This is an optimization exercise on Yosys and OpenROAD, whose aim is small area, not a production implementation. Only simulation tests tie the RTL to the original design; equivalence was not proved.

Fig. 1: selected gate families
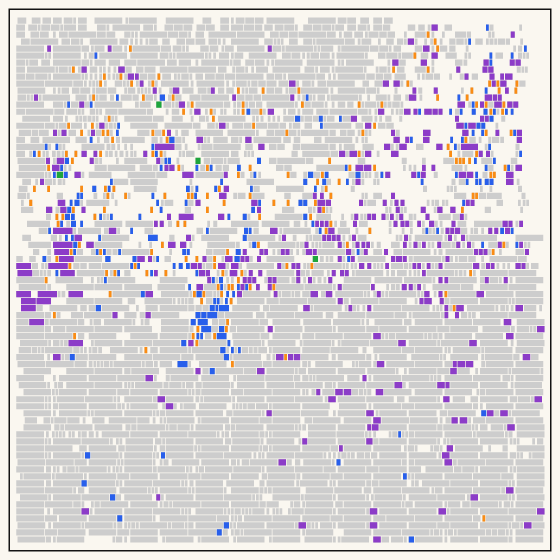
Fig. 2: I/O pins on the die edge
Pins as bars across the die edge, other pins in grey.
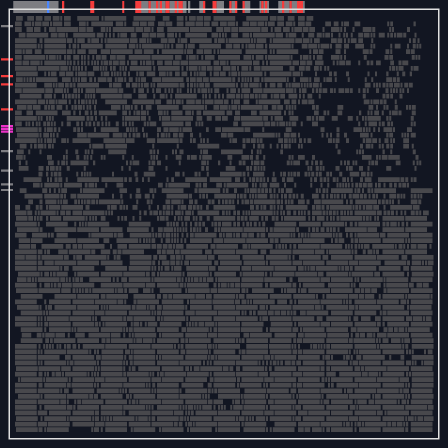
Fig. 3: clock tree after CTS
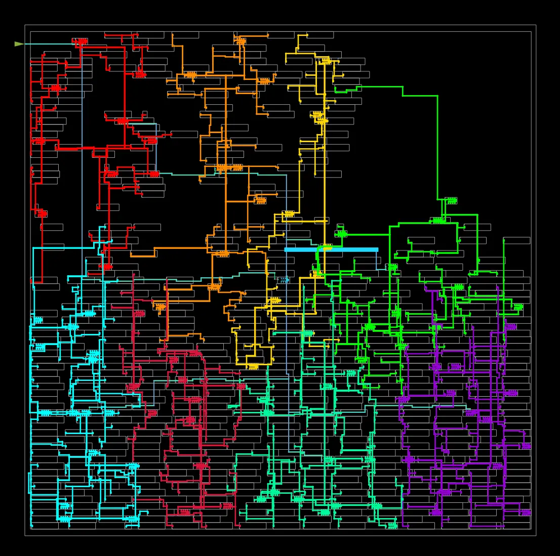
Fig. 4: sequential cells grouped by signal name
The bar under the picture is 50 µm long. Other sequential cells in the stronger grey, the rest of the logic in the fainter grey.
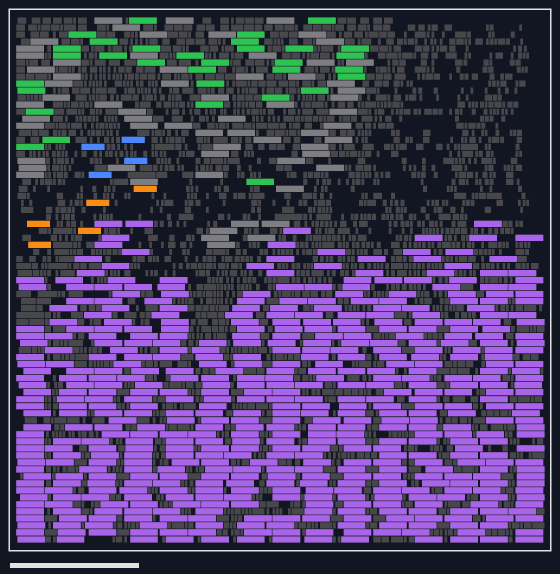
## design/flow/design.v

```verilog
module arm_mcu (
	input  wire        clk,
	input  wire        reset,
	input  wire [31:0] mem_rdata,
	input  wire        mem_moc,
	output wire        mem_en,
	output wire        mem_rw,
	output wire [2:0]  mem_size,
	output wire [31:0] mem_addr,
	output wire [31:0] mem_wdata
);
	localparam [4:0]
		S_RA  = 5'd0,  S_RB  = 5'd1,  S_F1  = 5'd2,  S_F2  = 5'd3,
		S_F3  = 5'd4,  S_F4  = 5'd5,  S_DP  = 5'd6,  S_AW  = 5'd7,
		S_AN  = 5'd8,  S_WB  = 5'd9,  S_P1  = 5'd10, S_P2  = 5'd11,
		S_L25 = 5'd12, S_L26 = 5'd13, S_L27 = 5'd14, S_S28 = 5'd15,
		S_S29 = 5'd16, S_BL  = 5'd17, S_BR  = 5'd18, S_M0  = 5'd19,
		S_M32 = 5'd20, S_M33 = 5'd21, S_M34 = 5'd22, S_M35 = 5'd23,
		S_M36 = 5'd24, S_M37 = 5'd25, S_M38 = 5'd26, S_M39 = 5'd27,
		S_M43 = 5'd28;
	localparam [3:0]
		A_PASSB = 4'd0, A_PASSA = 4'd1, A_ADD = 4'd2, A_B4P = 4'd3,
		A_DP = 4'd4, A_PM = 4'd5, A_MP = 4'd6, A_LSM4 = 4'd7, A_ZERO = 4'd8;
	localparam [2:0] R_RN = 3'd0, R_RD = 3'd1, R_RM = 3'd2, R_15 = 3'd3, R_14 = 3'd4, R_CNT = 3'd5;
	reg  [4:0]  st, nst;
	reg  [31:0] ir, mar, mdr;
	reg  [3:0]  fl;			 
	wire fC = fl[3], fZ = fl[2], fV = fl[1], fN = fl[0];
	reg cond;
	always @* begin
		case (ir[31:28])
			4'b0000: cond = fZ;
			4'b0001: cond = ~fZ;
			4'b0010: cond = fC;
			4'b0011: cond = ~fC;
			4'b0100: cond = fN;
			4'b0101: cond = ~fN;
			4'b0110: cond = fV;
			4'b0111: cond = ~fV;
			4'b1000: cond = fC & ~fZ;
			4'b1001: cond = ~fC | fZ;
			4'b1010: cond = fN == fV;
			4'b1011: cond = fN != fV;
			4'b1100: cond = ~fZ & (fN == fV);
			4'b1101: cond = fZ | (fN != fV);
			4'b1110: cond = 1'b1;
			default: cond = 1'b0;
		endcase
	end
	wire [2:0] ty = ir[27:25];
	wire detect = ir[23] ? ir[15] : ir[0];
	always @* begin
		nst = S_F1;
		case (st)
			S_RA:  nst = S_RB;
			S_RB:  nst = S_F1;
			S_F1:  nst = S_F2;
			S_F2:  nst = S_F3;
			S_F3:  nst = S_F4;
			S_F4:
				if (!cond)
					nst = S_F1;
				else if (ir == 32'd0)
					nst = S_RB;
				else case (ty)
					3'b000:
						if (!ir[4])
							nst = S_DP;
						else if (!ir[24])
							nst = S_AW;
						else if (!ir[21])
							nst = S_AN;
						else
							nst = S_P1;
					3'b001: nst = S_DP;
					3'b010, 3'b011:
						if (!ir[24])
							nst = S_P1;
						else if (!ir[21])
							nst = S_AN;
						else
							nst = S_AW;
					3'b100: nst = S_M0;
					default: nst = ir[24] ? S_BL : S_BR;
				endcase
			S_DP:  nst = S_F1;
			S_AN:  nst = ir[20] ? S_L25 : S_S28;
			S_AW:  nst = S_WB;
			S_WB:  nst = ir[20] ? S_L25 : S_S28;
			S_P1:  nst = S_P2;
			S_P2:  nst = ir[20] ? S_L25 : S_S28;
			S_L25: nst = ir[20] ? S_L26 : S_S29;
			S_L26: nst = mem_moc ? S_L27 : S_L26;
			S_L27: nst = S_F1;
			S_S28: nst = S_L25;
			S_S29: nst = mem_moc ? S_F1 : S_S29;
			S_BL:  nst = S_BR;
			S_BR:  nst = S_F1;
			S_M0:  nst = S_M32;
			S_M32: nst = detect ? S_M33 : S_M32;
			S_M33: nst = ir[20] ? S_M34 : S_M35;
			S_M34: nst = ir[20] ? S_M36 : S_M38;
			S_M35: nst = S_M34;
			S_M36: nst = mem_moc ? S_M37 : S_M36;
			S_M37: nst = S_M39;
			S_M38: nst = mem_moc ? S_M39 : S_M38;
			S_M39: nst = S_M43;
			S_M43: nst = S_M32;
			default: nst = S_F1;
		endcase
	end
	always @(posedge clk or posedge reset)
		if (reset)
			st <= S_RA;
		else
			st <= nst;
	reg [2:0] ra_sel, wa_sel;
	reg       clr, we, mar_ld, mdr_ld, mdr_mem, ir_ld, fl_ld, asel_mdr, f4;
	reg [3:0] aop;
	always @* begin
		ra_sel = R_RN; wa_sel = R_RN;
		clr = 1'b0; we = 1'b0; mar_ld = 1'b0; mdr_ld = 1'b0; mdr_mem = 1'b0;
		ir_ld = 1'b0; fl_ld = 1'b0; asel_mdr = 1'b0; f4 = 1'b0;
		aop = A_PASSB;
		case (st)
			S_RA:  begin clr = 1'b1; aop = A_ZERO; mdr_ld = 1'b1; end
			S_F1:  begin ra_sel = R_15; aop = A_PASSB; mar_ld = 1'b1; end
			S_F2:  begin ra_sel = R_15; aop = A_B4P; we = 1'b1; wa_sel = R_15; end
			S_F3:  ir_ld = 1'b1;
			S_F4:  begin ra_sel = R_RM; f4 = 1'b1; aop = A_PASSB; mar_ld = 1'b1; end
			S_DP:  begin ra_sel = R_RN; aop = A_DP; we = ~(ir[24] & ~ir[23]); wa_sel = R_RD; fl_ld = ir[20]; end
			S_AN:  begin ra_sel = R_RN; aop = A_PM; mar_ld = 1'b1; asel_mdr = ir[25]; end
			S_AW:  begin ra_sel = R_RN; aop = A_PM; mar_ld = 1'b1; end
			S_WB:  begin aop = A_PASSA; we = 1'b1; wa_sel = R_RN; end
			S_P1:  begin ra_sel = R_RN; aop = A_PM; we = 1'b1; wa_sel = R_RN; end
			S_P2:  begin ra_sel = R_RN; aop = A_MP; mar_ld = 1'b1; end
			S_L26: begin mdr_ld = 1'b1; mdr_mem = 1'b1; end
			S_L27: begin aop = A_PASSA; asel_mdr = 1'b1; we = 1'b1; wa_sel = R_RD; end
			S_S28: begin ra_sel = R_RD; aop = A_PASSB; mdr_ld = 1'b1; end
			S_BL:  begin ra_sel = R_15; aop = A_PASSB; we = 1'b1; wa_sel = R_14;
			             mar_ld = (ir[3:0] == 4'd14) & ir[26]; end
			S_BR:  begin ra_sel = R_15; aop = A_ADD; we = 1'b1; wa_sel = R_15; end
			S_M0:  begin ra_sel = R_RN; aop = ir[24] ? A_LSM4 : A_PASSB; mar_ld = 1'b1; end
			S_M35: begin ra_sel = R_CNT; aop = A_PASSB; mdr_ld = 1'b1; end
			S_M36: begin mdr_ld = 1'b1; mdr_mem = 1'b1; end
			S_M37: begin aop = A_PASSA; asel_mdr = 1'b1; we = 1'b1; wa_sel = R_CNT; end
			S_M39: begin ra_sel = R_RN; aop = A_LSM4; mar_ld = 1'b1; end
			default: ;
		endcase
	end
	function [3:0] regsel(input [2:0] s, input [31:0] i);
		case (s)
			R_RN:  regsel = i[19:16];
			R_RD:  regsel = i[15:12];
			R_RM:  regsel = i[3:0];
			R_15:  regsel = 4'd15;
			R_14:  regsel = 4'd14;
			default: regsel = {4{i[23]}};
		endcase
	endfunction
	wire [3:0] ra = regsel(ra_sel, ir);
	wire [3:0] wa = regsel(wa_sel, ir);
	wire [31:0] res;
	reg  [31:0] rf [0:15];
	integer k;
	always @(posedge clk)
		for (k = 0; k < 16; k = k + 1)
			if (clr || (we && wa == k))
				rf[k] <= res;
	wire [31:0] port = rf[ra];
	wire t000 = ty == 3'b000;
	wire is_sh  = f4 & t000 & ~ir[4];
	wire is_i8  = f4 & (ty == 3'b001);
	wire is_s8  = f4 & t000 & ir[4] & ir[22];
	wire is_s12 = f4 & (ty == 3'b010);
	wire is_b24 = f4 & (ty == 3'b101);
	wire use_ir = is_i8 | is_s8 | is_s12 | is_b24;
	wire [31:0] irv = is_i8  ? {24'd0, ir[7:0]} :
	                  is_s8  ? {{24{ir[11]}}, ir[11:8], ir[3:0]} :
	                  is_s12 ? {{20{ir[11]}}, ir[11:0]} :
	                           {{6{ir[23]}}, ir[23:0], 2'b00};
	wire [31:0] sin = use_ir ? irv : port;
	wire [4:0]  n   = is_sh ? ir[11:7] : is_i8 ? {ir[11:8], 1'b0} : 5'd0;
	wire lsl = is_sh & (ir[6:5] == 2'b00);
	wire ror = is_sh & (ir[6:5] == 2'b11);
	wire lsr = ~lsl & ~ror;
	wire [4:0] r = lsl ? (~n + 5'd1) : n;
	wire [31:0] s0 = r[0] ? {sin[0],    sin[31:1]}  : sin;
	wire [31:0] s1 = r[1] ? {s0[1:0],   s0[31:2]}   : s0;
	wire [31:0] s2 = r[2] ? {s1[3:0],   s1[31:4]}   : s1;
	wire [31:0] s3 = r[3] ? {s2[7:0],   s2[31:8]}   : s2;
	wire [31:0] s4 = r[4] ? {s3[15:0],  s3[31:16]}  : s3;
	reg  [31:0] th, msk;
	integer j;
	always @* begin
		for (j = 0; j < 32; j = j + 1)
			th[j] = (j >= n);
		for (j = 0; j < 32; j = j + 1)
			msk[j] = ror | (lsl & th[j]) | (lsr & th[31 - j]);
	end
	wire [31:0] bop = s4 & msk;
	wire [31:0] aopnd = asel_mdr ? mdr : mar;
	wire [3:0]  opc = ir[24:21];
	reg enB, invB, enA, invA, k4, cin;
	reg [1:0] rs;			 
	reg arith;
	always @* begin
		enB = 1'b1; invB = 1'b0; enA = 1'b1; invA = 1'b0; k4 = 1'b0; cin = 1'b0; rs = 2'd0; arith = 1'b0;
		case (aop)
			A_PASSB: begin enA = 1'b0; rs = 2'd2; end
			A_PASSA: begin enB = 1'b0; rs = 2'd2; end
			A_ZERO:  begin enA = 1'b0; enB = 1'b0; rs = 2'd2; end
			A_ADD:   ;
			A_B4P:   begin enA = 1'b0; k4 = 1'b1; end
			A_PM:    begin invA = ~ir[23]; cin = ~ir[23]; end
			A_MP:    begin invA = ir[23]; cin = ir[23]; end
			A_LSM4:  begin enA = 1'b0; k4 = 1'b1; invA = ir[23]; cin = ir[23]; end
			A_DP:
				case (opc)
					4'b0000, 4'b1000: rs = 2'd1;
					4'b0001, 4'b1001: rs = 2'd3;
					4'b0010, 4'b1010: begin invA = 1'b1; cin = 1'b1; arith = 1'b1; end
					4'b0011: begin invB = 1'b1; cin = 1'b1; arith = 1'b1; end
					4'b0100, 4'b1011: arith = 1'b1;
					4'b0101: begin cin = fC; arith = 1'b1; end
					4'b0110: begin invA = 1'b1; cin = fC; arith = 1'b1; end
					4'b0111: begin invB = 1'b1; cin = fC; arith = 1'b1; end
					4'b1100: rs = 2'd2;
					4'b1101: begin enB = 1'b0; rs = 2'd2; end
					4'b1110: begin invA = 1'b1; rs = 2'd1; end
					default: begin enB = 1'b0; invA = 1'b1; rs = 2'd2; end
				endcase
			default: ;
		endcase
	end
	wire [31:0] xo = (bop & {32{enB}}) ^ {32{invB}};
	wire [31:0] yo = ((aopnd & {32{enA}}) | {29'd0, k4, 2'd0}) ^ {32{invA}};
	wire [31:0] p = xo ^ yo;
	wire [31:0] g = xo & yo;
	wire [32:0] c;
	assign c[0] = cin;
	genvar gi;
	for (gi = 0; gi < 32; gi = gi + 1) begin: g_rc
		assign c[gi+1] = g[gi] | (p[gi] & c[gi]);
	end
	wire mp = rs != 2'd1;
	wire mg = rs == 2'd1 || rs == 2'd2;
	wire mc = rs == 2'd0;
	assign res = (p & {32{mp}}) ^ (mg ? g : (c[31:0] & {32{mc}}));
	wire nV = c[32] ^ c[31];
	wire [3:0] nfl = {arith ? c[32] : fC, res == 32'd0, arith ? nV : fV, res[31]};
	always @(posedge clk or posedge reset)
		if (reset)
			fl <= 4'd0;
		else if (fl_ld)
			fl <= nfl;
	always @(posedge clk) begin
		if (ir_ld)
			ir <= mem_rdata;
		if (mar_ld)
			mar <= res;
		if (mdr_ld)
			mdr <= mdr_mem ? mem_rdata : res;
	end
	wire is_f3 = st == S_F3;
	assign mem_en    = is_f3 | (st == S_L26) | (st == S_S29) | (st == S_M34);
	assign mem_rw    = is_f3 | ir[20];
	assign mem_size  = (is_f3 | ir[27]) ? 3'b010 :
	                   ir[26] ? {1'b0, ~ir[22], 1'b0} :
	                   ir[20] ? {2'b10, ir[5]} : 3'b011;
	assign mem_addr  = mar;
	assign mem_wdata = mdr;
endmodule
```

## design/flow/run.sh

```bash
#!/bin/bash
# synth_recipe.tcl (not shown) runs the flow's synth.tcl, then flattens the netlist and writes it again
# the make line also repeats each setting of config.mk as NAME=value (left out here)
make -C /OpenROAD-flow-scripts/flow DESIGN_CONFIG=/design/flow/config.mk WORK_HOME=/design/flow/orfs CLKGATE_MAP_FILE= SYNTH_SCRIPT=/design/flow/synth_recipe.tcl finish
```

## design/flow/config.mk

```make
export PLATFORM = sky130hd
export DESIGN_NAME = arm_mcu
export DESIGN_NICKNAME = arm_mcu
export VERILOG_FILES = /design/flow/design.v
export SDC_FILE = /design/flow/constraint.sdc
export NUM_CORES = 8
export LEC_CHECK = 0
export ABC_AREA = 1
export CAP_MARGIN = 20
export CORE_MARGIN = 2
export CORE_UTILIZATION = 70
export CTS_BUF_LIST = sky130_fd_sc_hd__clkbuf_2 sky130_fd_sc_hd__clkbuf_4 sky130_fd_sc_hd__clkbuf_8
export CTS_CLUSTER_SIZE = 30
export SLEW_MARGIN = 20
```

## design/flow/constraint.sdc

```tcl
create_clock -name core_clock -period 20.0 [get_ports {clk}]
set_input_delay 4.0000 -clock core_clock [delete_from_list [all_inputs] [get_ports {clk}]]
set_output_delay 4.0000 -clock core_clock [all_outputs]
set_load 0.01 [all_outputs]
```

==> results.toml <==
[yosys]
sequential_to_total_area_share_from_yosys_stat_pct = 62.5
synth.net_count = 2879
synth_compound_area_share_pct = 9.63
dominant_register_cell_in_the_synthesized_netlist = "sky130_fd_sc_hd__edfxtp_1"
synth_mux_area_share_pct = 1.72
post_synth_fa_ha_maj_area_fraction_pct = 1.61
synth_enable_flop_cells = 608
synth_area_per_cell_um2 = 10.5

[clock_network]
resize_count_post_cts = 0
clock_tree_buffer_depth = 3
cts.reportedPaths.clkPinSlew_ns = 0.06
cts_buffers = 94
clk_latency_ns = 0.75
cts_max_level = 3

[worst_setup_path]
required_ns = 20.44
worstRegToRegCells = 93
timing.rr.start = "st[4]"
max_stage_delay_ns = 0.92
worstPathMaxFanout = 28
worstSetupStartpoint = "st[4]"

[global_route]
grt_overflow = 0
grt_first_pass_wirelength_um = 158000
grt_util_all_layers_pct = 49.8
grt_pass1_vias = 25800

[sta]
grt_setup_unrepaired = "no"
relSlewSlack_pct = 28.0
setup_slack_ns = 7.43

[finish]
clock_buffers = 124
nonClockBufferCount = 187
layout.nonclk_buf_share_pct = 4.95
multi_input_area_share_pct = 30.4
final-instance-count-excl-fill = 3565
nFillCells = 2206
final_layout_size_suffix_gt1_share_pct = 10.3
post-route-cell-area_mm2 = 0.0335
most-common-layout-cells = "sky130_fd_sc_hd__nand2_1 (846), sky130_fd_sc_hd__edfxtp_1 (608), sky130_fd_sc_hd__inv_1 (175)"
num_antenna_cells = 2

[route]
route.antenna.remaining_nets = 0
number_of_iterations_in_the_first_detailed_routing_pass = 15
remaining_drc_errors = 0
detailroute.wirelength.met3_um = 18900
avgRoutedWirePerCell_um = 30.7
top_layer_used = "met5"

[die]
ios = 104
tapCellCount = 539

[worst_hold_path]
min_delay_worst_endpoint = "fl[2]"
hold_path_startpoint = "fl[2]"

[placed_design]
io_buffers = 103
placed_cells_incl_taps = 3401
preCtsSetupSlack_ns = 8.37
detailed_place_hpwl_um = 64900

[run_status]
run_status = "complete, no violations"
Back to the opening pictures, Fig. 1:
AND and OR gates -> green  # cells 4
inverters -> orange  # cells 183, most used inv_1
inverting AOI/OAI gates -> purple  # cells 388, most used o21ai_0
NOR gates -> blue  # cells 210, most used nor2_1

Back to the opening pictures, Fig. 2:
mem_size -> magenta  # pins 3, direction output, edge left
mem_rw -> blue  # pins 1, direction output, edge top
mem_wdata -> red  # pins 32, direction output, edge 28 top, 4 left
all pins by edge = 92 top, 12 left

Back to the opening pictures, Fig. 3:
Root Buffer: sky130_fd_sc_hd__clkbuf_8
clock net sink count: 617
number of flip-flops and latches: 617

Back to the opening pictures, Fig. 4:
rf -> purple  # flops 512
mdr -> green  # flops 32
fl -> blue  # flops 4, where upper left
st -> orange  # flops 5, where middle left
not coloured = 64
fraction of area in registers: 55.1%
sequential cell area in the final layout: 0.0185 mm²

[synthesized netlist by cell type, drive strengths merged (2+ instances only)]
cell type / instances / area, µm²
a211oi: 10 / 75.1
edfxtp: 608 / 18300
o2111ai: 6 / 52.6
a2111oi: 11 / 96.3
a41oi: 2 / 17.5
xnor2: 9 / 78.8
o22ai: 31 / 194
a31oi: 17 / 106
nor3: 40 / 200
nand2: 848 / 3190
nor2: 151 / 577
o2bb2ai: 2 / 17.5
mux2: 31 / 349
a311oi: 2 / 17.5
clkbuf: 116 / 435
inv: 178 / 668
nor4: 19 / 119
a22oi: 26 / 195
o211ai: 15 / 113
dfrtp: 9 / 225
o31ai: 9 / 67.6
nand4: 79 / 494
a21oi: 58 / 290
nand3: 121 / 621
o41ai: 2 / 17.5
buf: 15 / 60.1
ha: 38 / 475
mux2i: 16 / 160
o221ai: 4 / 35.0
o21ai: 144 / 721
a22o: 38 / 333
a221oi: 46 / 403
a32o: 5 / 50.1
clkinv: 5 / 18.8
xor2: 85 / 744
[registers in the layout, indices dropped and copies added (netlist names)]
signal,count
fl,4
ir,32
st,5
rf,512
mar,32
mdr,32

-- static timing again, ports no longer ideal --
How much do the figures lean on ideal ports? The routed layout below was timed once more, with nothing changed but the port constraints.
Step 1 assumes that a clkbuf_16 drives the clock port and a buf_2 every other input.
Step 2, shift: input delay + t, output delay - t, t = (earliest + latest rising clock arrival at the registers) / 2. This alone moves slack from input paths to output paths.
Slacks: ideal ports / drivers / drivers and shift; pairs: ideal ports / drivers.
t (ns): 0.786
setup slack, ns: 7.433 / 7.433 / 7.433
worst slew at a driven data input, ns: 0.05
pins driven straight from the clock port: 1
After both steps setup and hold are still met in this run. For this run, drivers alone change the setup slack by 0.000 ns; drivers and shift together by 0.000 ns.
